Background: an optimization exercise with open tools, aiming at small area and a short achievable clock period. Do not read the settings as production practice.
The RTL was checked by simulation tests, not by an equivalence proof against the original design.
The series may have gaps, and a smaller design here may also do less where the tests do not look.
Power is estimated from default activity; no workload was simulated.

### flow/constraint.sdc
create_clock -name core_clock -period 11.0 [get_ports {clk}]
set_input_delay 2.2000 -clock core_clock [delete_from_list [all_inputs] [get_ports {clk}]]
set_output_delay 2.2000 -clock core_clock [all_outputs]
set_load 0.01 [all_outputs]
### flow/design.v
module ALU(
input logic[31:0] SrcA,
input logic[31:0] SrcB,
input logic[2:0] ALUControl,
output logic[31:0] ALUResult
);
always_comb
	case(ALUControl)
	2:	ALUResult = SrcA + SrcB;
	6:	ALUResult = SrcA - SrcB;
	default: ALUResult = 32'b0000_0000_0000_0000_0000_0000_0000_0000;
endcase
endmodule
module MUX_ALUSrc(
  input logic ALUSrc,
  input logic[31:0] RD2, SignImm,
  output logic[31:0] SrcB);
 always_comb begin
   if(ALUSrc)      SrcB <= SignImm;
  else             SrcB <= RD2;
  end
endmodule
module MUX_MemtoReg(
  input logic MemtoReg,
  input logic[31:0] ALUResult,
  input logic[31:0] RD,
  output logic[31:0] MemtoReg_out
);
always_comb begin
  if(MemtoReg)      MemtoReg_out <= RD;
  else              MemtoReg_out <= ALUResult;
  end
endmodule
module MUX_RegDst(
  input logic RegDst,
  input logic[4:0] instr2016,
  input logic[4:0] instr1511,
  output logic[4:0] WriteReg
);
always_comb begin
  if(RegDst)      WriteReg <= instr1511;
  else            WriteReg <= instr2016;
  end
endmodule
module data_memory(
input logic clk, rst,
input logic[31:0] A,
input logic[31:0] WD,
input logic WE,
output logic[31:0] RD,
output logic[31:0] prode
);
reg[31:0] registers[31:0];
assign prode = registers[A[4:0]];
always@(posedge clk or negedge rst)
begin
	if(!rst) begin
		for(int i =0; i <32; i++) begin
			registers[i] <= i;
		end
	end
	else if(WE) 
    registers[A[4:0]] <= WD;
    end
    always_comb begin
    RD <= registers[A[4:0]];
    end
endmodule
module instruction_register(
  input logic clk, rst,
  input logic[31:0] instr,
  output logic[31:0] RD);
  always@(posedge clk) begin
    if(rst)
      RD <= instr;
  end
endmodule
module register_file(input logic clk, rst,
input logic[4:0] A1, A2, A3,
input logic[31:0] WD3,
input logic WE3,
output logic[31:0] RD1,
output logic[31:0] RD2,
output logic [31:0] probe
);
reg[31:0] registers[31:0];
assign probe = registers[A3];
always@(posedge clk or negedge rst)
begin
	if(!rst) begin
		for(int i =0; i <32; i++) begin
			registers[i] <= i;
		end
	end
	else  	if(WE3) 
			registers[A3] <= WD3;
end
always_comb begin
		RD1 <= registers[A1];
		RD2 <= registers[A2];
		end
endmodule
module sign_extend(
  input logic[15:0] Imm,
  output logic[31:0] SignImm
);
  assign SignImm[15:0] = Imm[15:0];
  assign SignImm[31:16] = {Imm[15], Imm[15], Imm[15], Imm[15], Imm[15], Imm[15], Imm[15], Imm[15], Imm[15], Imm[15], Imm[15], Imm[15], Imm[15], Imm[15], Imm[15], Imm[15]};
endmodule
module PC(
  input logic clk, rst,
  input logic[31:0] instr,
  input logic RegWrite, MemWrite,
  output logic[31:0] prode_register_file, prode_data_memory);
  logic[31:0] RD,MemtoReg_out, SrcA, SignImm, SrcB, ALUResult, RD2, readData;
  logic[4:0] A3;
  instruction_register instruction_register( clk, rst, instr, RD);
  MUX_RegDst MUX_RegDst(RD[31],RD[20:16],RD[15:11], A3);
  register_file register_file(clk, rst, RD[25:21], RD[20:16], A3, MemtoReg_out, RegWrite, SrcA, RD2, prode_register_file);
  sign_extend sign_extend( RD[15:0], SignImm);
  MUX_ALUSrc MUX_ALUSrc(RD[30], RD2, SignImm, SrcB);
  ALU ALU(SrcA, SrcB, RD[29:27], ALUResult);
 data_memory data_memory(clk, rst, ALUResult,  RD2, MemWrite, readData, prode_data_memory);
  MUX_MemtoReg MUX_MemtoReg(RD[31], ALUResult, readData, MemtoReg_out);
endmodule
module ssd(input logic[31:0] regs, data,
			output logic r0, r1, r2, r3 , r4, r5, r6, d0, d1, d2, d3, d4, d5, d6);
			assign r0 = !(regs == 0 || regs == 2 || regs ==3 || regs == 5 || regs == 6 || regs == 7||regs == 8 || regs == 9 || regs == 10 || regs == 14 || regs == 15);
			assign r1 = !(regs == 0 || regs == 1 || regs ==2 || regs ==3 || regs == 4 || regs == 7||regs == 8 || regs == 9 || regs == 10 || regs == 12 ||regs == 13 );
			assign r2 = !(regs == 0 || regs == 1 || regs ==3 || regs == 4 || regs == 5 || regs == 6 || regs == 7||regs == 8 || regs == 9 || regs == 10 || regs == 11 ||regs == 13);
			assign r3 = !(regs == 0 || regs == 2 || regs ==3 || regs == 5 || regs == 6 || regs == 8 || regs == 11 || regs == 12 ||regs == 13 || regs == 14);
			assign r4 = !(regs == 0 || regs == 2 || regs == 6 || regs == 8 ||  regs == 10 || regs == 11 || regs == 12 ||regs == 13 || regs == 14 || regs == 15);
			assign r5 = !(regs == 0 || regs == 4 || regs == 5 || regs ==6 || regs == 8 || regs == 9 || regs == 10 || regs == 11 || regs == 14 || regs == 15);
			assign r6 = !(regs == 2 || regs ==3 || regs == 4 || regs == 5 || regs == 6 || regs == 8 || regs == 9 || regs == 10 || regs == 11 || regs == 12 ||regs == 13 || regs == 14 || regs == 15);
			assign d0 = !(data == 0 || data == 2 || data ==3 || data == 5 || data == 6 || data == 7||data == 8 || data == 9 || data == 10 || data == 14 || data == 15);
			assign d1 = !(data == 0 || data == 1 || data ==2 || data ==3 || data == 4 || data == 7||data == 8 || data == 9 || data == 10 || data == 12 ||data == 13 );
			assign d2 = !(data == 0 || data == 1 || data ==3 || data == 4 || data == 5 || data == 6 || data == 7||data == 8 || data == 9 || data == 10 || data == 11 ||data == 13);
			assign d3 = !(data == 0 || data == 2 || data ==3 || data == 5 || data == 6 || data == 8 || data == 11 || data == 12 ||data == 13 || data == 14);
			assign d4 = !(data == 0 || data == 2 || data == 6 || data == 8 ||  data == 10 || data == 11 || data == 12 ||data == 13 || data == 14 || data == 15);
			assign d5 = !(data == 0 || data == 4 || data == 5 || data == 6 || data == 8 || data == 9 || data == 10 || data == 11 || data == 14 || data == 15);
			assign d6 = !(data == 2 || data == 3 || data == 4 || data == 5 || data == 6 || data == 8 || data == 9 || data == 10 || data == 11 || data == 12 ||data == 13 || data == 14 || data == 15);
endmodule
module top(
  input logic clk, rst,
  input logic[31:0] instr,
  input logic RegWrite, MemWrite,
  output logic[31:0] prode_register_file, prode_data_memory,
  output logic r0, r1, r2, r3 , r4, r5, r6, d0, d1, d2, d3, d4, d5, d6);
  PC PC(clk, rst, instr, RegWrite, MemWrite, prode_register_file, prode_data_memory);
  ssd printer(prode_register_file, prode_data_memory, r0, r1, r2, r3 , r4, r5, r6, d0, d1, d2, d3, d4, d5, d6);
endmodule
### flow/run.sh
#!/bin/bash
# synth_recipe.tcl (not shown) runs the flow's synth.tcl, then flattens the netlist and writes it again
# the make line also repeats each setting of config.mk as NAME=value (left out here)
make -C /OpenROAD-flow-scripts/flow DESIGN_CONFIG=/design/flow/config.mk WORK_HOME=/design/flow/orfs CLKGATE_MAP_FILE= SYNTH_SCRIPT=/design/flow/synth_recipe.tcl finish
### flow/config.mk
export PLATFORM = sky130hd
export DESIGN_NAME = top
export DESIGN_NICKNAME = top
export VERILOG_FILES = /design/flow/design.v
export SDC_FILE = /design/flow/constraint.sdc
export NUM_CORES = 4
export LEC_CHECK = 0
export CAP_MARGIN = 20
export CORE_MARGIN = 2
export CORE_UTILIZATION = 22
export GPL_ROUTABILITY_DRIVEN = 1
export PLACE_DENSITY = 0.28
export SLEW_MARGIN = 20
Fig. 1: run 1, metal 2
Bar = 200 um.
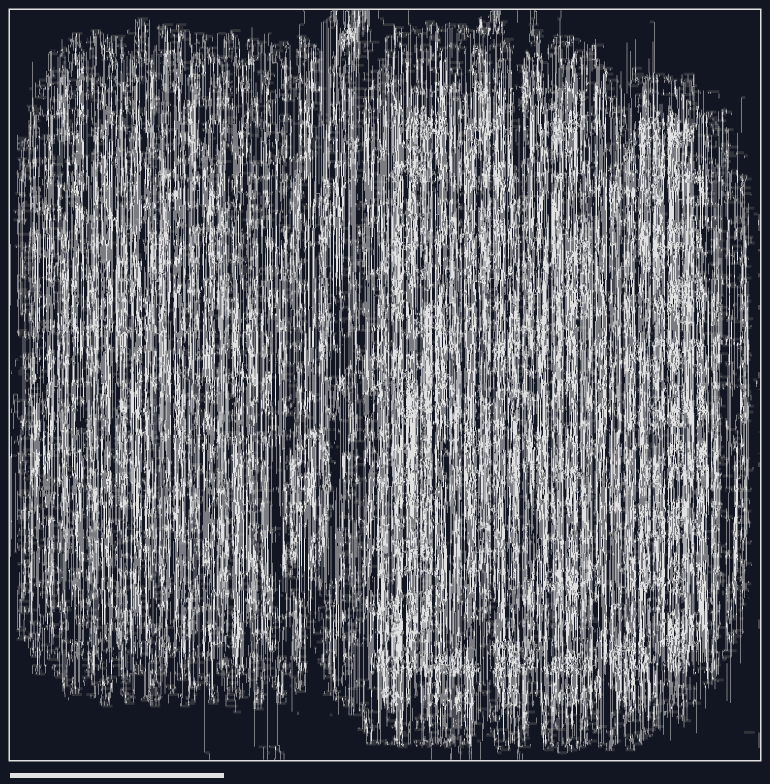
share of all routed wire: 46%
longest straight run: 256 um
nets with wire on the layer: 9262

Fig. 2: run 1, a small window of the routed layout
Region (155, 155) to (195, 195) um. Cells in gray, sequential cells in the stronger gray; small squares are vias.
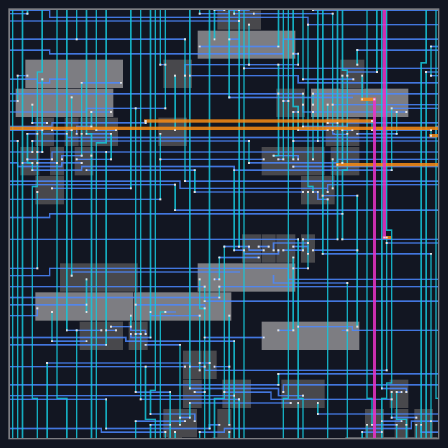
legend:
  orange:
    layer: metal 3
  magenta:
    layer: metal 4
  blue:
    layer: metal 1
  cyan:
    layer: metal 2
netlist names of flops here include: `PC.data_memory.registers` (8)
cells with their middle in the window: 43
sequential cells in the window: 8
most frequent: dfrtp_1 (8), nand2_1 (8), o21ai_0 (7)

Fig. 3: run 1, sequential cells colored by netlist name
Bar = 200 um.
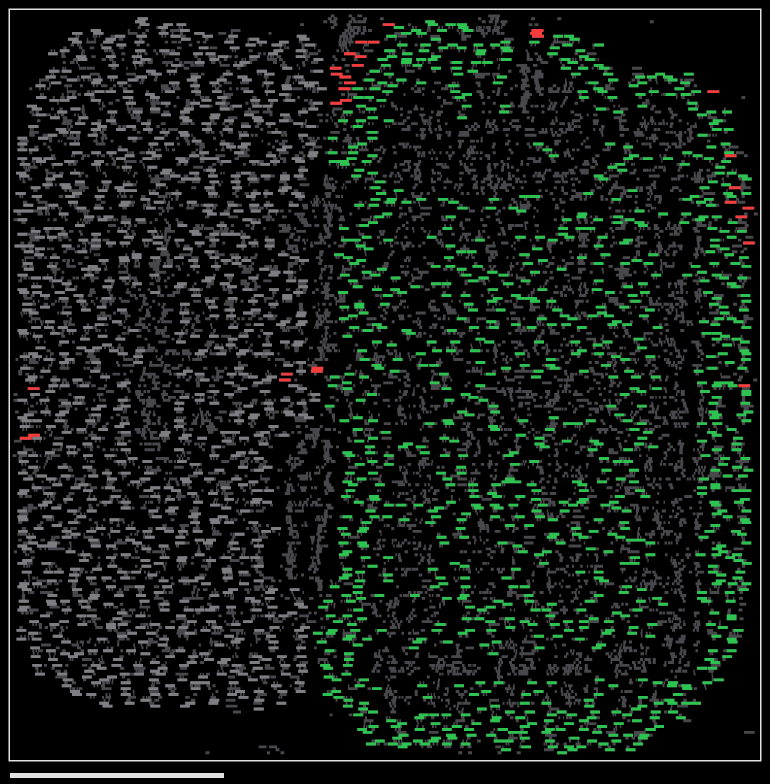
legend:
  red:
    signal: `PC.instruction_register.RD`
    sequential_cells: 31
  green:
    signal: `PC.register_file.registers`
    sequential_cells: 1024
not colored: 1024

==> flow_summary.toml, run 1 <==
[floorplan]
die_w_um = 700
fp-row-count = 255
io_pins = 114

[sta]
fin_hold_ws_ns = 0.472
worst_slack_ns = 0.0680
finalCriticalPeriod_ns = 10.93
worst_slew_pin_slew_ns = 1.29
relSlewSlack = 0.138
final_hold_viol_count = 0
skew_ns = 0.0507

[place]
placement.cell_area_um2 = 121000
dp_hpwl_mm = 557

[critical_path]
r2r-end = "PC.register_file.registers[20][31]$_DFFE_PN0P_"
path_buf_inv = 11
critical_path_class = "flip-flop to output pin"
crit_path_start_kind = "flip-flop"
critical_path_peak_fanout = 25
cp-end-kind = "output pin"
cp_data_arrival_time_ns = 8.73
critPathMaxStageDelay_ns = 0.57
cpLargestDelayFamily = "simple AND/OR/NAND/NOR gates"

[final_layout]
buffers = 1004
area_growth_syn_to_layout_pct = 23.4
final_common_cell = "nand2_1"
clkCellAreaFrac = 0.0721
area.share.sequential = 0.398
multi_input_area_share = 0.398
multi_input_area_um2 = 52500
reg_top3 = "PC.data_memory.registers (1024), PC.register_file.registers (1024), PC.instruction_register.RD (31)"
regArea_um2 = 52400
design.seq.count = 2079
inverters_excl_clock = 27
largest_class = "multi-input gates"
nFillCells = 51100
drive_gt1_frac = 0.202
n_clock_buffer = 434

[synth]
synth_top_family_by_area = "compound AO/OA/AOI/OAI gates"
netlist_instances = 11600
synth-xor-area-share = 0.00378
synthMuxAreaShare = 0.0567
synth_edf_count = 31
synth_compound_area_frac = 0.240
synthSimpleGateAreaFrac = 0.162
ys_seq_area_frac = 0.491
yosys_most_used_dff = "dfrtp_1"

[worst_hold_path]
hp-class = "flip-flop to flip-flop"
min_to = "PC.data_memory.registers[24][5]$_DFFE_PN0P_"

[outcome]
outcome = "timing/DRC/antenna clean"

[clock_tree]
clk_latency_ns = 0.99
clock-root-buffer = "clkbuf_16"
clockBufferDepth = 4

[drt]
met1_length_mm = 344
wl_mm = 852
drtIter0Drc = 14400
route.detailed.drc = 0
dr.pass1.iters = 10
routedWlPerCell_um = 46.2
drtAntennaViolNets = 0
topRoutingLayerUsed = "met5"

[power_and_ir_drop]
top_power_group = "sequential cells"
power_mw = 28.7
swShare = 0.404
pg_clk_mw = 9.80
p_leak_nw = 54.5
powerComb_mw = 8.33
clockPowerShare = 0.341
seq_power_mw = 10.6

[global_route]
grt_pass1_vias = 104000
antenna_found_initial = 103
grt_util_met2 = 0.545
grt_max_degree = 141
use_met3 = 0.0606
grt_pass1_wl_mm = 1100
top_usage_layer = "met2"
Fig. 4: run 1, worst path highlighted
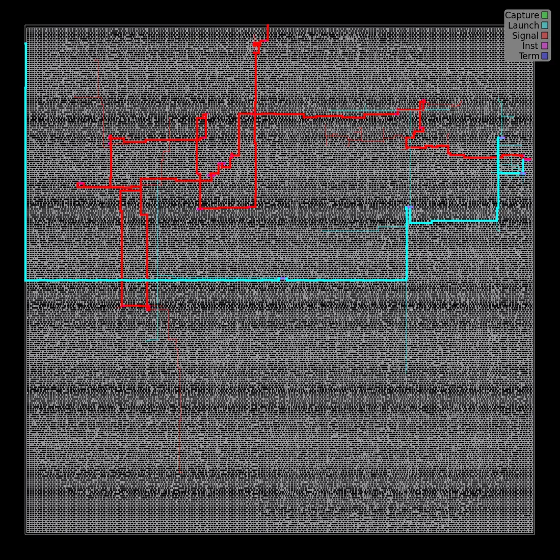

--- run 2 (changed files replaced; the others as in run 1) ---
removed: flow/run.sh
==> flow/design.v <==
module top(
  input logic clk, rst,
  input logic[31:0] instr,
  input logic RegWrite, MemWrite,
  output logic[31:0] prode_register_file, prode_data_memory,
  output logic r0, r1, r2, r3 , r4, r5, r6, d0, d1, d2, d3, d4, d5, d6);
  logic [31:0]       IR;
  logic [31:0][31:0] rdat, mdat;
  logic [31:0]       rval, mval, mhb;
  function automatic logic [31:0] rdword(input logic [31:0][31:0] d, input logic [31:0] v,
                                         input logic [4:0] a);
    logic [31:0] acc;
    acc = 32'b0;
    for (int k = 0; k < 32; k++)
      if (a == k) acc = acc | (v[k] ? d[k] : k);
    rdword = acc;
  endfunction
  function automatic logic [31:0] add32(input logic [31:0] a, b, input logic cin);
    logic [31:0] p, g, gg, pp, gn, pn;
    p = a ^ b;
    g = a & b;
    gg = {g[31:1], g[0] | (p[0] & cin)};
    pp = p;
    for (int s = 1; s < 32; s = s * 2) begin
      for (int i = 0; i < 32; i++)
        if (i >= s) begin
          gn[i] = gg[i] | (pp[i] & gg[i - s]);
          pn[i] = pp[i] & pp[i - s];
        end else begin
          gn[i] = gg[i];
          pn[i] = pp[i];
        end
      gg = gn;
      pp = pn;
    end
    add32 = p ^ {gg[30:0], cin};
  endfunction
  function automatic logic [16:0] addr5(input logic [2:0] op, input logic [4:0] a, b);
    logic       sub, en, c2;
    logic [4:0] bb;
    logic [2:0] lo, hi0, hi;
    logic [3:0] dlo;
    logic [7:0] dhi0, dhi;
    sub = (op == 3'd6);
    en  = (op == 3'd2) | sub;
    bb  = b ^ {5{sub}};
    lo  = {1'b0, a[1:0]} + {1'b0, bb[1:0]} + {2'b0, sub};
    c2  = lo[2];
    hi0 = a[4:2] + bb[4:2];
    hi  = hi0 + {2'b0, c2};
    for (int i = 0; i < 4; i++) dlo[i] = (lo[1:0] == i);
    for (int i = 0; i < 8; i++) dhi0[i] = (hi0 == i);
    dhi = c2 ? {dhi0[6:0], dhi0[7]} : dhi0;
    if (en) addr5 = {dhi, dlo, hi, lo[1:0]};
    else    addr5 = {8'd1, 4'd1, 5'd0};
  endfunction
  function automatic logic [16:0] addr5oh(input logic [2:0] op, input logic [4:0] a, b);
    logic       sub, en, c2;
    logic [4:0] bb;
    logic [3:0] oal, obl, lo;
    logic [4:0] obl5;
    logic [7:0] oah, obh, hi0, hi;
    sub = (op == 3'd6);
    en  = (op == 3'd2) | sub;
    bb  = b ^ {5{sub}};
    for (int i = 0; i < 4; i++) oal[i] = (a[1:0] == i);
    for (int i = 0; i < 8; i++) oah[i] = (a[4:2] == i);
    for (int i = 0; i < 4; i++) obl[i] = (bb[1:0] == i);
    for (int i = 0; i < 8; i++) obh[i] = (bb[4:2] == i);
    obl5 = sub ? {obl, 1'b0} : {1'b0, obl};
    lo = 4'b0;
    c2 = 1'b0;
    for (int i = 0; i < 4; i++)
      for (int m = 0; m < 5; m++) begin
        lo[(i + m) % 4] = lo[(i + m) % 4] | (oal[i] & obl5[m]);
        if (i + m >= 4) c2 = c2 | (oal[i] & obl5[m]);
      end
    hi0 = 8'b0;
    for (int p = 0; p < 8; p++)
      for (int q = 0; q < 8; q++)
        hi0[(p + q) % 8] = hi0[(p + q) % 8] | (oah[p] & obh[q]);
    hi = c2 ? {hi0[6:0], hi0[7]} : hi0;
    if (en) addr5oh = {hi, lo, hi[4] | hi[5] | hi[6] | hi[7], hi[2] | hi[3] | hi[6] | hi[7],
                       hi[1] | hi[3] | hi[5] | hi[7], lo[2] | lo[3], lo[1] | lo[3]};
    else    addr5oh = {8'd1, 4'd1, 5'd0};
  endfunction
  logic [4:0] rs, rt, rd, A3, addr;
  assign rs = IR[25:21];
  assign rt = IR[20:16];
  assign rd = IR[15:11];
  assign A3 = IR[31] ? rd : rt;
  logic [31:0] aa_x, bb_x;    
  logic [4:0]  fa;            
  logic [31:0] fb;
  logic        cin;
  logic [31:5] rb_hi, p_hi;   
  logic [3:0]  p_hb;          
  logic [4:0]  rb_x, p_x;
  logic        f;             
  logic [4:0]  addr_sel;      
  logic [4:0]  addr_00;       
  logic [3:0]  mlo;           
  logic [7:0]  mhi;
  logic [31:0] RD2, ALUResult, WB;
  logic [4:0]  WB5;
  assign RD2  = {rb_hi, rb_x ^ rt};
  assign addr = f ? addr_sel : addr_00;
  assign prode_register_file = {p_hi, p_x ^ A3};
  assign ALUResult = add32({aa_x[31:5], aa_x[4:0] ^ fa}, bb_x ^ fb, cin);
  logic [31:0] m_acc;
  logic        m_hit, m_hb;
  always_comb begin
    m_acc = 32'b0;
    m_hit = 1'b0;
    m_hb  = 1'b0;
    for (int k = 0; k < 32; k++)
      if (mlo[k % 4] & mhi[k / 4] & mval[k]) begin
        m_acc = m_acc | mdat[k];
        m_hit = 1'b1;
        m_hb  = m_hb | mhb[k];
      end
  end
  assign prode_data_memory = m_hit ? m_acc : {27'b0, addr};
  assign WB = IR[31] ? prode_data_memory : ALUResult;
  assign WB5 = IR[31] ? prode_data_memory[4:0] : addr;
  logic [31:0] weR, weM;
  always_comb
    for (int k = 0; k < 32; k++) begin
      weR[k] = RegWrite & (A3 == k);
      weM[k] = MemWrite & (addr == k);
    end
  always_ff @(posedge clk or negedge rst)
    if (!rst) rval <= 32'b0;
    else      rval <= rval | weR;
  always_ff @(posedge clk or negedge rst)
    if (!rst) mval <= 32'b0;
    else      mval <= mval | weM;
  always_ff @(posedge clk)
    for (int k = 0; k < 32; k++) begin
      if (weR[k]) rdat[k] <= WB;
      if (weM[k]) begin
        mdat[k] <= RD2;
        mhb[k]  <= |rb_hi;
      end
    end
  logic [4:0] rs_n, rt_n, rd_n, A3_n;
  logic [2:0] op_n;
  logic       en_n, sub_n;
  assign rs_n = instr[25:21];
  assign rt_n = instr[20:16];
  assign rd_n = instr[15:11];
  assign A3_n = instr[31] ? rd_n : rt_n;
  assign op_n = instr[29:27];
  assign sub_n = (op_n == 3'd6);
  assign en_n  = (op_n == 3'd2) | sub_n;
  logic        wr_rs, wr_rt, wr_p;
  logic [31:0] ra_n, rb_n, p_n, srcb_n, fb_n, imm_n;
  logic [4:0]  fa_n, ra5_n, rb5_n;
  logic [16:0] ad_n, ad00_n;
  assign wr_rs = RegWrite & (A3 == rs_n);
  assign wr_rt = RegWrite & (A3 == rt_n);
  assign wr_p  = RegWrite & (A3 == A3_n);
  assign ra_n  = wr_rs ? WB : rdword(rdat, rval, rs_n);
  assign rb_n  = wr_rt ? WB : rdword(rdat, rval, rt_n);
  assign p_n   = wr_p  ? WB : rdword(rdat, rval, A3_n);
  assign ra5_n = wr_rs ? WB5 : ra_n[4:0];
  assign rb5_n = wr_rt ? WB5 : rb_n[4:0];
  assign imm_n  = {{16{instr[15]}}, instr[15:0]};
  assign srcb_n = instr[30] ? imm_n : rb_n;
  assign fa_n   = en_n ? rs_n : 5'b0;
  assign fb_n   = en_n ? ((instr[30] ? imm_n : {27'b0, rt_n}) ^ {32{sub_n}}) : 32'b0;
  assign ad_n   = addr5oh(op_n, ra5_n, instr[30] ? instr[4:0] : rb5_n);
  assign ad00_n = addr5(op_n, rs_n,  instr[30] ? instr[4:0] : rt_n);
  always_ff @(posedge clk)
    if (rst) begin
      IR      <= instr;
      addr_00 <= ad00_n[4:0];
      fa      <= fa_n;
      fb      <= fb_n;
      cin     <= en_n & sub_n;
    end
  always_ff @(posedge clk) begin
    addr_sel <= ad_n[4:0];
    mlo <= ad_n[8:5];
    mhi <= ad_n[16:9];
  end
  always_ff @(posedge clk or negedge rst)
    if (!rst) begin
      aa_x  <= '0;
      bb_x  <= '0;
      rb_hi <= '0;
      p_hi  <= '0;
      rb_x  <= '0;
      p_x   <= '0;
      p_hb  <= '0;
      f     <= 1'b0;
    end else begin
      aa_x  <= (en_n ? ra_n : 32'b0) ^ {27'b0, fa_n};
      bb_x  <= (en_n ? (srcb_n ^ {32{sub_n}}) : 32'b0) ^ fb_n;
      rb_hi <= rb_n[31:5];
      p_hi  <= p_n[31:5];
      rb_x  <= rb_n[4:0] ^ rt_n;
      p_x   <= p_n[4:0] ^ A3_n;
      p_hb  <= {|p_n[31:26], |p_n[25:19], |p_n[18:12], |p_n[11:5]};
      f     <= 1'b1;
    end
  function automatic logic [6:0] seg(input logic big, input logic [4:0] v);
    logic off;
    off = big | v[4];
    seg[0] = off | ~16'hc7ed >> v[3:0];
    seg[1] = off | ~16'h379f >> v[3:0];
    seg[2] = off | ~16'h2ffb >> v[3:0];
    seg[3] = off | ~16'h796d >> v[3:0];
    seg[4] = off | ~16'hfd45 >> v[3:0];
    seg[5] = off | ~16'hcf71 >> v[3:0];
    seg[6] = off | ~16'hff7c >> v[3:0];
  endfunction
  assign {r6, r5, r4, r3, r2, r1, r0} = seg(|p_hb, prode_register_file[4:0]);
  assign {d6, d5, d4, d3, d2, d1, d0} = m_hit ? seg(m_hb, m_acc[4:0]) : seg(1'b0, addr);
endmodule
==> flow/flow/run.sh <==
#!/bin/bash
# The standard layout, with two changes:
# - the ports are buffered with buf_4 cells. Left to itself, buffer_ports picks
#   clkdlybuf4s50_1, a slow delay cell that timing repair (which keeps each
#   cell's footprint on this platform) can only swap for another delay cell;
# - clock tree synthesis clusters up to 20 flip-flops per leaf buffer and
#   inserts no dummy loads, for a smaller clock tree.
set -uo pipefail
bash standard.sh synth > synth.log 2>&1 || { tail -40 synth.log; exit 1; }
bash standard.sh "BUFFER_PORTS_ARGS=-buffer_cell sky130_fd_sc_hd__buf_4" \
  "CTS_ARGS=-sink_clustering_enable -repair_clock_nets -sink_clustering_size 20 -sink_clustering_max_diameter 80 -dont_use_dummy_load" \
  finish > layout.log 2>&1 || { tail -40 layout.log; exit 1; }
==> flow/standard.sh <==
#!/bin/bash
# synth_recipe.tcl (not shown) runs the flow's synth.tcl, then flattens the netlist and writes it again
# the make line also repeats each setting of config.mk as NAME=value (left out here)
make -C /OpenROAD-flow-scripts/flow DESIGN_CONFIG=/design/flow/config.mk WORK_HOME=/design/flow/orfs CLKGATE_MAP_FILE= SYNTH_SCRIPT=/design/flow/synth_recipe.tcl "${@:-finish}"
==> flow/config.mk <==
export PLATFORM = sky130hd
export DESIGN_NAME = top
export DESIGN_NICKNAME = top
export VERILOG_FILES = /design/flow/design.v
export SDC_FILE = /design/flow/constraint.sdc
export NUM_CORES = 4
export LEC_CHECK = 0
export CAP_MARGIN = 20
export CORE_MARGIN = 2
export CORE_UTILIZATION = 30
export GPL_ROUTABILITY_DRIVEN = 1
export GPL_TIMING_DRIVEN = 1
export PLACE_DENSITY = 0.4
export SETUP_SLACK_MARGIN = 5
export SLEW_MARGIN = 20
export TNS_END_PERCENT = 0
Fig. 5: run 2, worst path highlighted
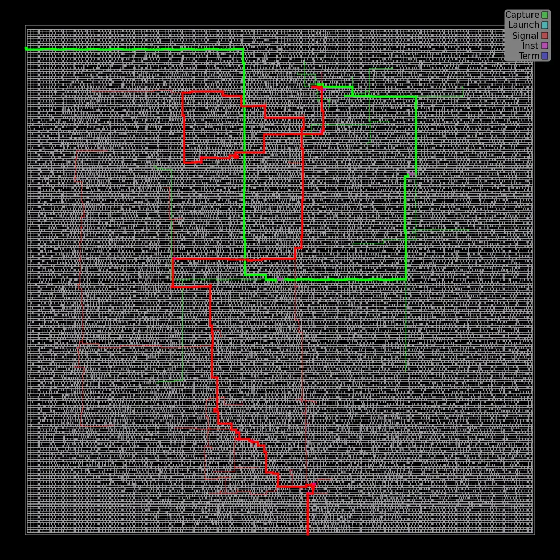
Post-Route Utilization: 0.344
final cell count without fillers: 13000

Fig. 6: run 2, a small window of the routed layout
Region (127, 127) to (167, 167) um. Cells in gray, sequential cells in the stronger gray; small squares are vias.
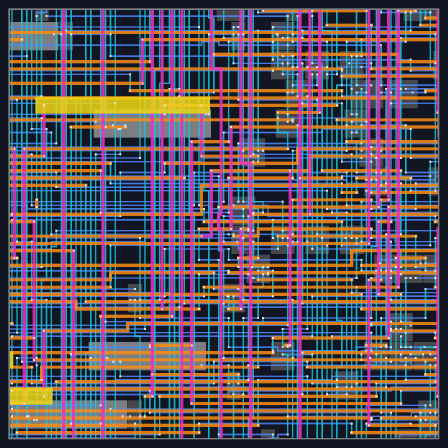
legend:
  cyan:
    layer: metal 2
  orange:
    layer: metal 3
  blue:
    layer: metal 1
  yellow:
    layer: metal 5
  magenta:
    layer: metal 4
netlist names of flops here include: `rdat` (3)
cells with their middle in the window: 37
most frequent: o22ai_1 (20), nor4_1 (6), nand2_1 (5)
sequential cells in the window: 3

==> flow_summary.toml, run 2 <==
[clock_tree]
clkSlewWorstSetupHoldPaths_ns = 0.07
clk_latency_ns = 0.98
clockBufferDepth = 4
tritoncts = "yes"
cts_hold_buf = 0
clock-root-buffer = "clkbuf_16"
cts_inserted_buffers = 170
htreeDepth = 4
clock-sinks = 2332
post-cts-setup-buffers = 43
cts_resized = 161

[sta]
worst_slack_ns = 4.60
relSlewSlack = -0.0508
setup_tns_ns = 0
fin_hold_ws_ns = 0.495
finalCriticalPeriod_ns = 6.40
slew_viol_final = 3
fin_crit_sh = 0.582
rsz0062_at_grt = "yes"
worst_slew_pin_slew_ns = 1.57
max_freq_mhz = 156
skew_ns = 0.0960
final_hold_viol_count = 0

[synth]
synth-xor-area-share = 0.0111
synthAdderAreaFrac = 0.00655
synthMuxAreaShare = 0.00433
synthTopCellsByArea = "edfxtp_1, o22ai_1, dfrtp_1"
netlist_instances = 8255
synth_top_family_by_area = "compound AO/OA/AOI/OAI gates"
ys_seq_area_frac = 0.670
synthSimpleGateAreaFrac = 0.132
synth_compound_area_frac = 0.150
yosys_most_used_dff = "edfxtp_1"
yosysMostFrequentCell = "edfxtp_1"
netlist.area_leader.share = 0.619
yosys_warnings = 1
ys_async_sr_fraction = 0.0845
synth_seq_cells = 2332
synth_common_cells = "edfxtp_1, o22ai_1, nand2_1, clkbuf_1, nor4_1"
syn-cell-area_um2 = 103000
synth_edf_count = 2118
synthDistinctLibCells = 98

[worst_hold_path]
hp-class = "flip-flop to flip-flop"
min_to = "mval[22]$_DFF_PN0_"
worst_hold_path.num_cells = 1
worstHoldStart = "mval[22]$_DFF_PN0_"

[critical_path]
cp_data_arrival_time_ns = 7.17
r2r-end = "bb_x[22]$_DFF_PN0_"
critical_path_peak_fanout = 32
crit_path_start_kind = "input port"
path_buf_inv = 4
required_ns = 11.78
endpoint = "p_hb[3]$_DFF_PN0_"
critical_path.startpoint = "instr[17]"
cpLargestDelayFamily = "simple AND/OR/NAND/NOR gates"
path_common_cell = "buf_4"
path_depth = 14
cp-end-kind = "flip-flop"
r2r_start = "fb[0]$_DFFE_PP_"
critical_path_class = "input port to flip-flop"
crit_chain = "buf_4, nand2b_1, buf_4, o22a_1, or3_2, buf_4, buf_6, o22ai_1, nor4_1, nand2_1, nor3_1, a31oi_1, or3_1, or4_1"
r2r_slack_ns = 4.94
r2r_cells = 15
critPathMaxStageDelay_ns = 0.61

[global_route]
antenna_found_initial = 81
grt.total_usage = 0.394
grt_pass1_vias = 84300
grt_util_met2 = 0.605
grt_max_degree = 69
met1_usage = 0.472
grt-ovfl-total = 0
grt_pass1_wl_mm = 897
use_met3 = 0.133
top_usage_layer = "met2"

[drt]
route.met2.wl_mm = 309
topRoutingLayerUsed = "met5"
dr.pass1.iters = 8
wl_mm = 704
drtAntennaViolNets = 0
drtIter0Drc = 16100
met1_length_mm = 256
route.detailed.drc = 0
routedWlPerCell_um = 54.2
via_per_inst = 7.12

[final_layout]
final_cell_mix = "edfxtp_1, o22ai_1, nand2_1, buf_4, nor4_1"
design.seq.count = 2332
final_common_cell = "edfxtp_1"
area.share.sequential = 0.590
multi_input_area_um2 = 32600
area_growth_syn_to_layout_pct = 13.8
design_area_um2 = 117000
multi_input_area_share = 0.279
drive_gt1_frac = 0.143
n_clock_buffer = 170
antennaDiodeCount = 76
nMultiInputCombCells = 5244
nets = 8468
largest_class = "sequential cells"
buffers = 570
regArea_um2 = 69000
clkCellAreaFrac = 0.0364
reg_top3 = "mdat (1024), rdat (1024)"
inverters_excl_clock = 64
nFillCells = 33600

[run]
max-cap-violations = 1

[floorplan]
tap_cells = 4536
die_w_um = 589
fp-row-count = 214
die_area_um2 = 347000
start_util = 0.302
io_pins = 114
die_y_um = 589
coreArea_um2 = 340000

[power_and_ir_drop]
seq_power_mw = 11.5
clockPowerShare = 0.246
pg_clk_mw = 5.99
p_per_area_nw_per_um2 = 208
p_int_mw = 14.8
p_leak_nw = 38.1
ir_drop_v = 0.000132
powerComb_mw = 6.85
combPwrFrac = 0.281
power_mw = 24.4
p_switching_mw = 9.56
p_seq_frac = 0.473
swShare = 0.392
top_power_group = "sequential cells"

[place]
dp_hpwl_mm = 415
place_congestion = 1.02
placement.cell_area_um2 = 111000

[outcome]
outcome = "finished with violations"
failed_checks = "capacitance limit, slew limit"
Fig. 7: run 2, metal 2
Bar = 200 um.
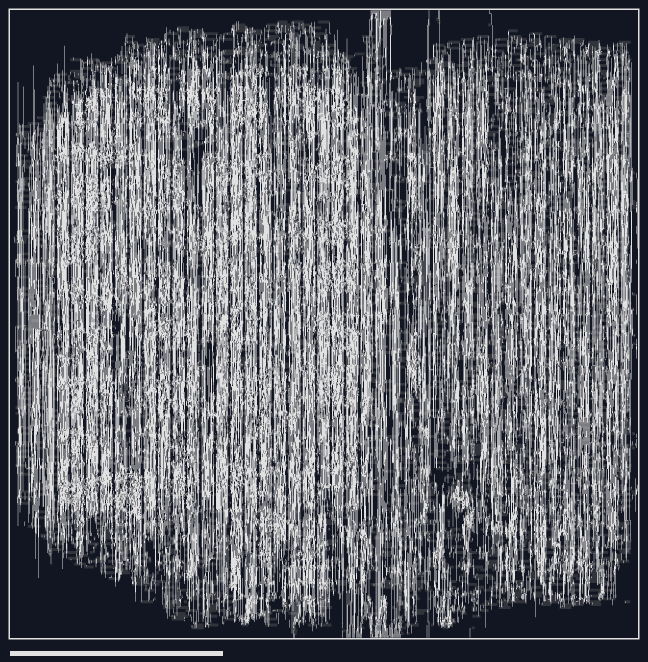

--- run 3 (diff from run 2) ---
==> flow/run.sh (new file) <==
#!/bin/bash
# synth_recipe.tcl (not shown) runs the flow's synth.tcl, then flattens the netlist and writes it again
# the make line also repeats each setting of config.mk as NAME=value (left out here)
make -C /OpenROAD-flow-scripts/flow DESIGN_CONFIG=/design/flow/config.mk WORK_HOME=/design/flow/orfs CLKGATE_MAP_FILE= SYNTH_SCRIPT=/design/flow/synth_recipe.tcl finish
--- a/flow/config.mk
+++ b/flow/config.mk
@@ -9,4 +9,6 @@
 export CORE_MARGIN = 2
 export CORE_UTILIZATION = 30
+export CTS_CLUSTER_DIAMETER = 80
+export CTS_CLUSTER_SIZE = 20
 export GPL_ROUTABILITY_DRIVEN = 1
 export GPL_TIMING_DRIVEN = 1
removed: flow/flow/run.sh
removed: flow/standard.sh
Fig. 8: run 3, metal 2
Bar = 200 um.
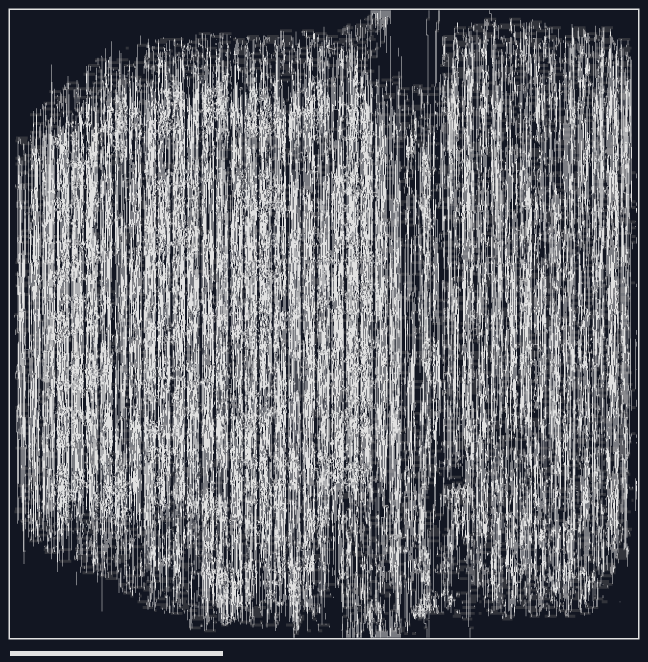
longest straight run: 207 um
nets with wire on the layer: 7014
main direction: vertical
via count: 93700
M2 GR Usage: 0.608

Fig. 9: run 3, a small window of the routed layout
Region (127, 127) to (167, 167) um. Cells in gray, sequential cells in the stronger gray; small squares are vias.
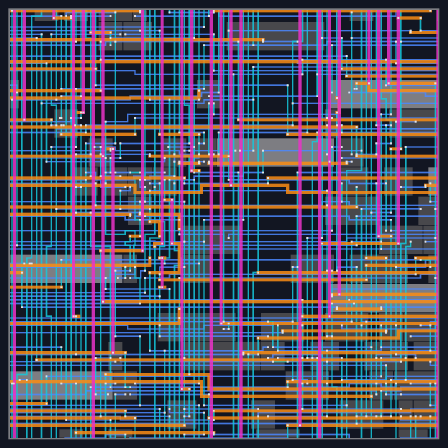
legend:
  orange:
    layer: metal 3
  blue:
    layer: metal 1
  cyan:
    layer: metal 2
  magenta:
    layer: metal 4
most frequent: o22ai_1 (11), buf_4 (9), nand2_4 (8)
sequential cells in the window: 5
netlist names of flops here include: `rdat` (5)
cells with their middle in the window: 54

==> flow_summary.toml, run 3 <==
[power_and_ir_drop]
top_power_group = "sequential cells"
combPwrFrac = 0.281
p_leak_nw = 39.0
p_switching_mw = 9.98
p_int_mw = 15.3
pg_clk_mw = 6.77
p_seq_frac = 0.452
power_mw = 25.3
powerComb_mw = 7.10
p_per_area_nw_per_um2 = 212
ir_drop_v = 0.000176
clockPowerShare = 0.268
seq_power_mw = 11.4

[final_layout]
buffers = 618
final_common_cell = "edfxtp_1"
reg_top3 = "mdat (1024), rdat (1024)"
clkCellAreaFrac = 0.0457
design.seq.count = 2332
inverters_excl_clock = 64
nMultiInputCombCells = 5245
n_clock_buffer = 195
drive_gt1_frac = 0.148
nFillCells = 33400
multi_input_area_share = 0.276
final_cell_mix = "edfxtp_1, o22ai_1, nand2_1, buf_4, nor4_1"
area.share.sequential = 0.579
multi_input_area_um2 = 32900
nets = 8517
antennaDiodeCount = 74
final_cells = 13100
regArea_um2 = 68900
final_util = 0.350
buf_share = 0.0480
area_growth_syn_to_layout_pct = 15.9

[drt]
wl_mm = 715
topRoutingLayerUsed = "met5"
met1_length_mm = 260
via_per_inst = 7.13
drtAntennaViolNets = 0
drtIter0Drc = 16800
dr.pass1.iters = 10
routedWlPerCell_um = 54.4
route.met2.wl_mm = 311
route.detailed.drc = 0

[critical_path]
cpLargestDelayFamily = "simple AND/OR/NAND/NOR gates"
critical_path_peak_fanout = 23
critical_path_class = "input port to flip-flop"
path_depth = 13
crit_path_start_kind = "input port"
required_ns = 11.82
r2r_start = "fb[0]$_DFFE_PP_"
endpoint = "p_hb[0]$_DFF_PN0_"
r2r_cells = 13
critPathMaxStageDelay_ns = 0.76
crit_chain = "clkdlybuf4s50_1, buf_4, o32a_1, nor2_1, nand2_2, buf_6, o22ai_1, nor4_1, nand4_1, nor2_1, a21oi_1, or4_1, or4_1"
path_buf_inv = 3
critical_path.startpoint = "instr[31]"
r2r_slack_ns = 5.17
r2r-end = "rdat[145]$_DFFE_PP_"
cp-end-kind = "flip-flop"

[synth]
syn-cell-area_um2 = 103000
synth_seq_cells = 2332
ys_seq_area_frac = 0.670
synth-xor-area-share = 0.0111
ys_async_sr_fraction = 0.0845
yosysTopAreaCell = "edfxtp_1"
synthTopCellsByArea = "edfxtp_1, o22ai_1, dfrtp_1"
synth_top_family_by_area = "compound AO/OA/AOI/OAI gates"
avgSynthCellArea_um2 = 12.4
synthSimpleGateAreaFrac = 0.132
netlist.area_leader.share = 0.619
synthMuxAreaShare = 0.00433
netlist_instances = 8255
yosys_warnings = 1
synth_common_cells = "edfxtp_1, o22ai_1, nand2_1, clkbuf_1, nor4_1"
synthDistinctLibCells = 98
synthAdderAreaFrac = 0.00655
synth_edf_count = 2118
yosys_most_used_dff = "edfxtp_1"
synth_compound_area_frac = 0.150
yosysMostFrequentCell = "edfxtp_1"

[sta]
max_freq_mhz = 158
skew_ns = 0.0483
relSlewSlack = 0.0644
finalCriticalPeriod_ns = 6.32
final_hold_viol_count = 0
setup_tns_ns = 0
worst_slew_pin_slew_ns = 1.40
worst_slack_ns = 4.68
fin_crit_sh = 0.575
slew_viol_final = 0

[clock_tree]
clk_latency_ns = 0.96
clockBufferDepth = 4
cts_inserted_buffers = 170
cts_resized = 295
htreeDepth = 4
clock-sinks = 2332
cts_hold_buf = 0
tritoncts = "yes"
post-cts-setup-buffers = 78
clock-root-buffer = "clkbuf_16"
clkSlewWorstSetupHoldPaths_ns = 0.09

[global_route]
grt_max_degree = 67
grt_pass1_vias = 85400
use_met3 = 0.144
grt-ovfl-total = 0
met1_usage = 0.476
grt_pass1_wl_mm = 910
antenna_found_initial = 100
grt.total_usage = 0.400
top_usage_layer = "met2"

[floorplan]
die_area_um2 = 347000
tap_cells = 4536
start_util = 0.302
die_y_um = 589
fp-row-count = 214
coreArea_um2 = 340000
io_pins = 114

[place]
dp_hpwl_mm = 420
place_congestion = 1.02

[outcome]
outcome = "timing/DRC/antenna clean"

[run]
max-cap-violations = 0

[worst_hold_path]
hp-class = "flip-flop to flip-flop"
worstHoldStart = "rval[5]$_DFF_PN0_"
min_to = "rval[5]$_DFF_PN0_"
Fig. 10: run 3, sequential cells colored by netlist name
Bar = 200 um.
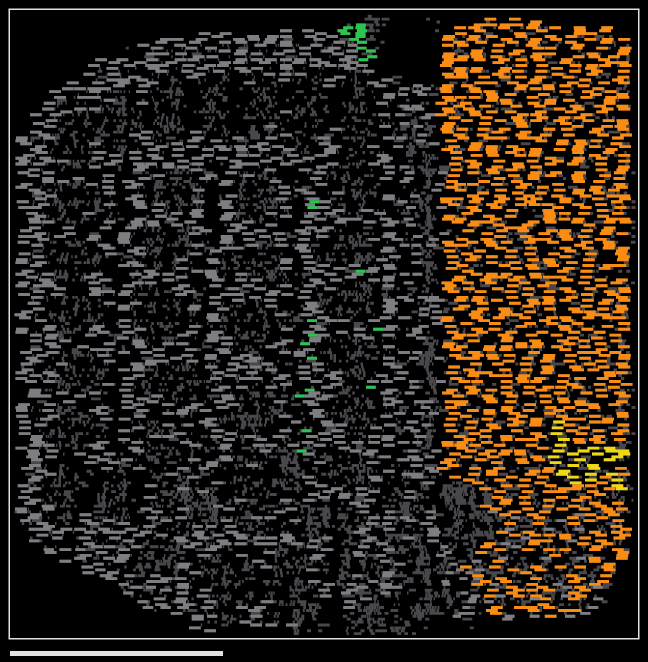

--- run 4 (diff from run 3) ---
==> flow/config.mk (replaced) <==
export PLATFORM = sky130hd
export DESIGN_NAME = top
export DESIGN_NICKNAME = top
export VERILOG_FILES = /design/flow/design.v
export SDC_FILE = /design/flow/constraint.sdc
export NUM_CORES = 4
export LEC_CHECK = 0
export CAP_MARGIN = 30
export CORE_MARGIN = 2
export CORE_UTILIZATION = 35
export CTS_CLUSTER_DIAMETER = 80
export CTS_CLUSTER_SIZE = 20
export GPL_ROUTABILITY_DRIVEN = 1
export GPL_TIMING_DRIVEN = 1
export PLACE_DENSITY = 0.45
export SETUP_SLACK_MARGIN = 5
export SLEW_MARGIN = 30
export TNS_END_PERCENT = 0
Fig. 11: run 4, sequential cells colored by netlist name
Bar = 200 um.
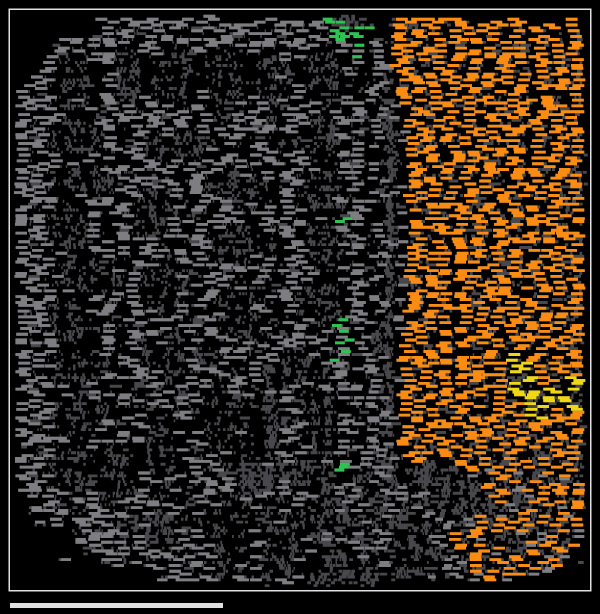
legend:
  orange:
    signal: `mdat`
    sequential_cells: 1024
  green:
    signal: `p_hi`
    sequential_cells: 27
  yellow:
    signal: `mhb`
    sequential_cells: 32
not colored: 1249
Post-Route Utilization: 0.408
fraction of area in registers: 0.579
seq pwr: 11.5 mW

Fig. 12: run 4, worst path highlighted
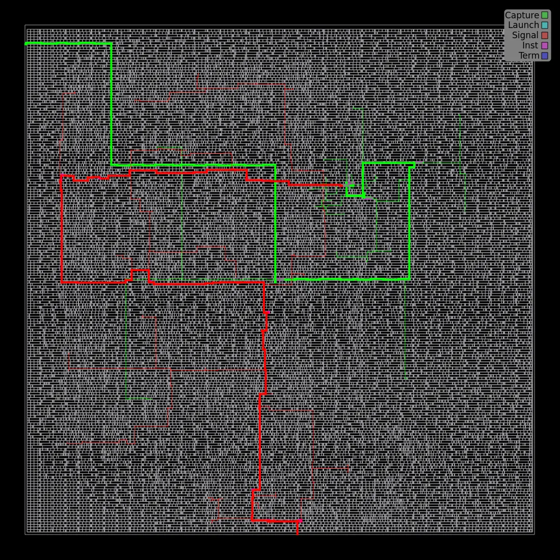
final cell count without fillers: 12500
post-route worst setup slack: 4.60 ns
Final Critical Period: 6.40 ns
Setup TNS: 0 ns

==> flow_summary.toml, run 4 <==
[synth]
synth_compound_area_frac = 0.150
synth_top_family_by_area = "compound AO/OA/AOI/OAI gates"
syn-cell-area_um2 = 103000
synth_seq_cells = 2332
netlist.area_leader.share = 0.619
yosys_most_used_dff = "edfxtp_1"
synth-xor-area-share = 0.0111
netlist_instances = 8255
yosysTopAreaCell = "edfxtp_1"
synthAdderAreaFrac = 0.00655
avgSynthCellArea_um2 = 12.4
synthSimpleGateAreaFrac = 0.132
synthTopCellsByArea = "edfxtp_1, o22ai_1, dfrtp_1"
yosysMostFrequentCell = "edfxtp_1"
yosys_warnings = 1
synth_edf_count = 2118
ys_async_sr_fraction = 0.0845
synthMuxAreaShare = 0.00433
syn_nets = 8341
synthDistinctLibCells = 98
ys_seq_area_frac = 0.670
synth_common_cells = "edfxtp_1, o22ai_1, nand2_1, clkbuf_1, nor4_1"

[final_layout]
n_clock_buffer = 200
final_cell_mix = "edfxtp_1, o22ai_1, nand2_1, buf_4, nor4_1"
regArea_um2 = 69000
design.seq.count = 2332
clkCellAreaFrac = 0.0468
largest_class = "sequential cells"
nMultiInputCombCells = 5246
buf_share = 0.0516
area_growth_syn_to_layout_pct = 15.8
multi_input_area_share = 0.278
inverters_excl_clock = 64
final_common_cell = "edfxtp_1"
nFillCells = 27600
nets = 8509
reg_top3 = "mdat (1024), rdat (1024)"
buffers = 608
drive_gt1_frac = 0.149
antennaDiodeCount = 70
multi_input_area_um2 = 33100

[critical_path]
endpoint = "aa_x[20]$_DFF_PN0_"
r2r-end = "aa_x[11]$_DFF_PN0_"
critical_path.startpoint = "instr[22]"
critical_path_peak_fanout = 17
r2r_start = "fb[0]$_DFFE_PP_"
r2r_slack_ns = 5.38
required_ns = 11.78
cp-end-kind = "flip-flop"
cpLargestDelayFamily = "simple AND/OR/NAND/NOR gates"
crit_path_start_kind = "input port"
r2r_cells = 14
crit_chain = "clkdlybuf4s15_2, nand2b_1, or2_2, buf_4, buf_4, o22ai_1, nor4_1, nand4_1, o21ai_0, nor2_1"
critPathMaxStageDelay_ns = 0.82
path_depth = 10
critical_path_class = "input port to flip-flop"
path_buf_inv = 3

[worst_hold_path]
min_to = "mval[22]$_DFF_PN0_"
worstHoldStart = "mval[22]$_DFF_PN0_"
hp-class = "flip-flop to flip-flop"

[global_route]
met1_usage = 0.529
grt-ovfl-total = 0
top_usage_layer = "met2"
grt.total_usage = 0.446
grt_util_met2 = 0.663
antenna_found_initial = 80
grt_pass1_wl_mm = 876
use_met3 = 0.175
grt_max_degree = 137
grt_pass1_vias = 84900

[place]
place_congestion = 1.03
dp_hpwl_mm = 393
port_buffers = 112

[floorplan]
tap_cells = 3900
die_y_um = 546
fp-row-count = 198
coreArea_um2 = 292000
die_area_um2 = 298000
io_pins = 114
start_util = 0.352

[drt]
route.detailed.drc = 0
met1_length_mm = 240
dr.pass1.iters = 17
drtAntennaViolNets = 0
wl_mm = 688
topRoutingLayerUsed = "met5"
drtIter0Drc = 17600
route.met2.wl_mm = 293
num_vias = 94300
routedWlPerCell_um = 55.0
via_per_inst = 7.54

[clock_tree]
cts_inserted_buffers = 171
cts_hold_buf = 0
tritoncts = "yes"
cts_resized = 288
clock-root-buffer = "clkbuf_16"
clock-sinks = 2332
clkSlewWorstSetupHoldPaths_ns = 0.09
clockBufferDepth = 4
clk_latency_ns = 0.95
htreeDepth = 4
post-cts-setup-buffers = 62

[sta]
relSlewSlack = 0.221
fin_crit_sh = 0.582
max_freq_mhz = 156
skew_ns = 0.0634
slew_viol_final = 0
worst_slew_pin_slew_ns = 1.17
fin_hold_ws_ns = 0.527
final_hold_viol_count = 0

[power_and_ir_drop]
top_power_group = "sequential cells"
ir_drop_v = 0.000150
p_int_mw = 15.4
p_seq_frac = 0.455
p_leak_nw = 39.1
p_per_area_nw_per_um2 = 212
power_mw = 25.3
swShare = 0.391
combPwrFrac = 0.275
pg_clk_mw = 6.82
powerComb_mw = 6.96
p_switching_mw = 9.88
clockPowerShare = 0.270

[run]
max-cap-violations = 0

[outcome]
outcome = "timing/DRC/antenna clean"

==> layout pictures side by side <==
Cell density map.
picture 1
Bar = 200 um. 29 x 29 tiles, from dark purple (low) to yellow (high), 0 to 100% covered.
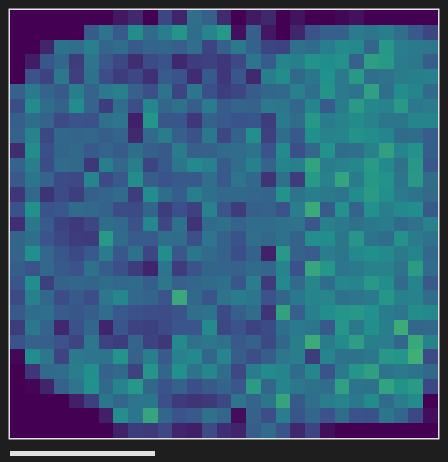
picture 2
Bar = 200 um. 35 x 35 tiles, from dark purple (low) to yellow (high), 0 to 100% covered.
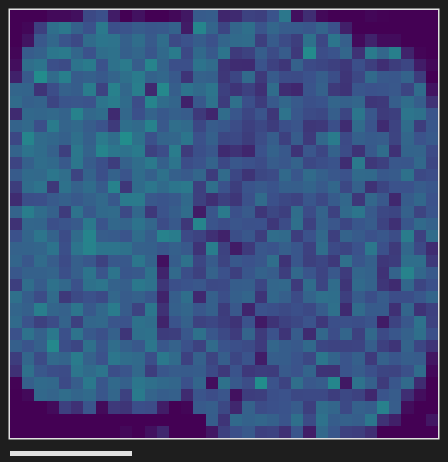
picture 2: run 1
picture 1: run 2

Key to picture 2:
fullest tile: 49%
nearly empty tiles: 6.4%
mean over tiles: 25%
densest ninth of the die: left middle

## static timing again, ports no longer ideal
Ports are ideal in the flow. The routed layouts listed here were re-timed in OpenROAD. Step 1 (the two cells are an assumption about what drives the block):
set clk [get_ports {clk}]
set_driving_cell -lib_cell sky130_fd_sc_hd__clkbuf_16 $clk
set_driving_cell -lib_cell sky130_fd_sc_hd__buf_2 [delete_from_list [all_inputs] $clk]
Step 2 adds t to the input delays and takes it off the output delays; t is the mean of the earliest and latest rising clock arrival at the registers after step 1. Input paths then give back, and output paths get back, about the clock's delay inside the block. a / b / c = ideal / step 1 / step 2; a / b = the first two.
| run | t (ns) | setup slack, ns | worst setup path after step 2 | clock arrival spread, ns | worst register clock-pin slew, ns |
|---|---|---|---|---|---|
| run 1 | 1.081 | 0.068 / -0.049 / 1.032 | register to output | 0.051 / 0.052 | 0.07 / 0.07 |
| run 2 | 1.036 | 4.603 / 4.654 / 3.618 | input to register | 0.098 / 0.097 | 0.09 / 0.09 |
| run 3 | 1.043 | 4.678 / 4.743 / 3.701 | input to register | 0.052 / 0.053 | 0.09 / 0.09 |
| run 4 | 1.035 | 4.597 / 4.685 / 3.650 | input to register | 0.064 / 0.063 | 0.09 / 0.09 |
For run 2, which loses most, drivers alone change the setup slack by +0.051 ns; drivers and shift together by -0.985 ns.
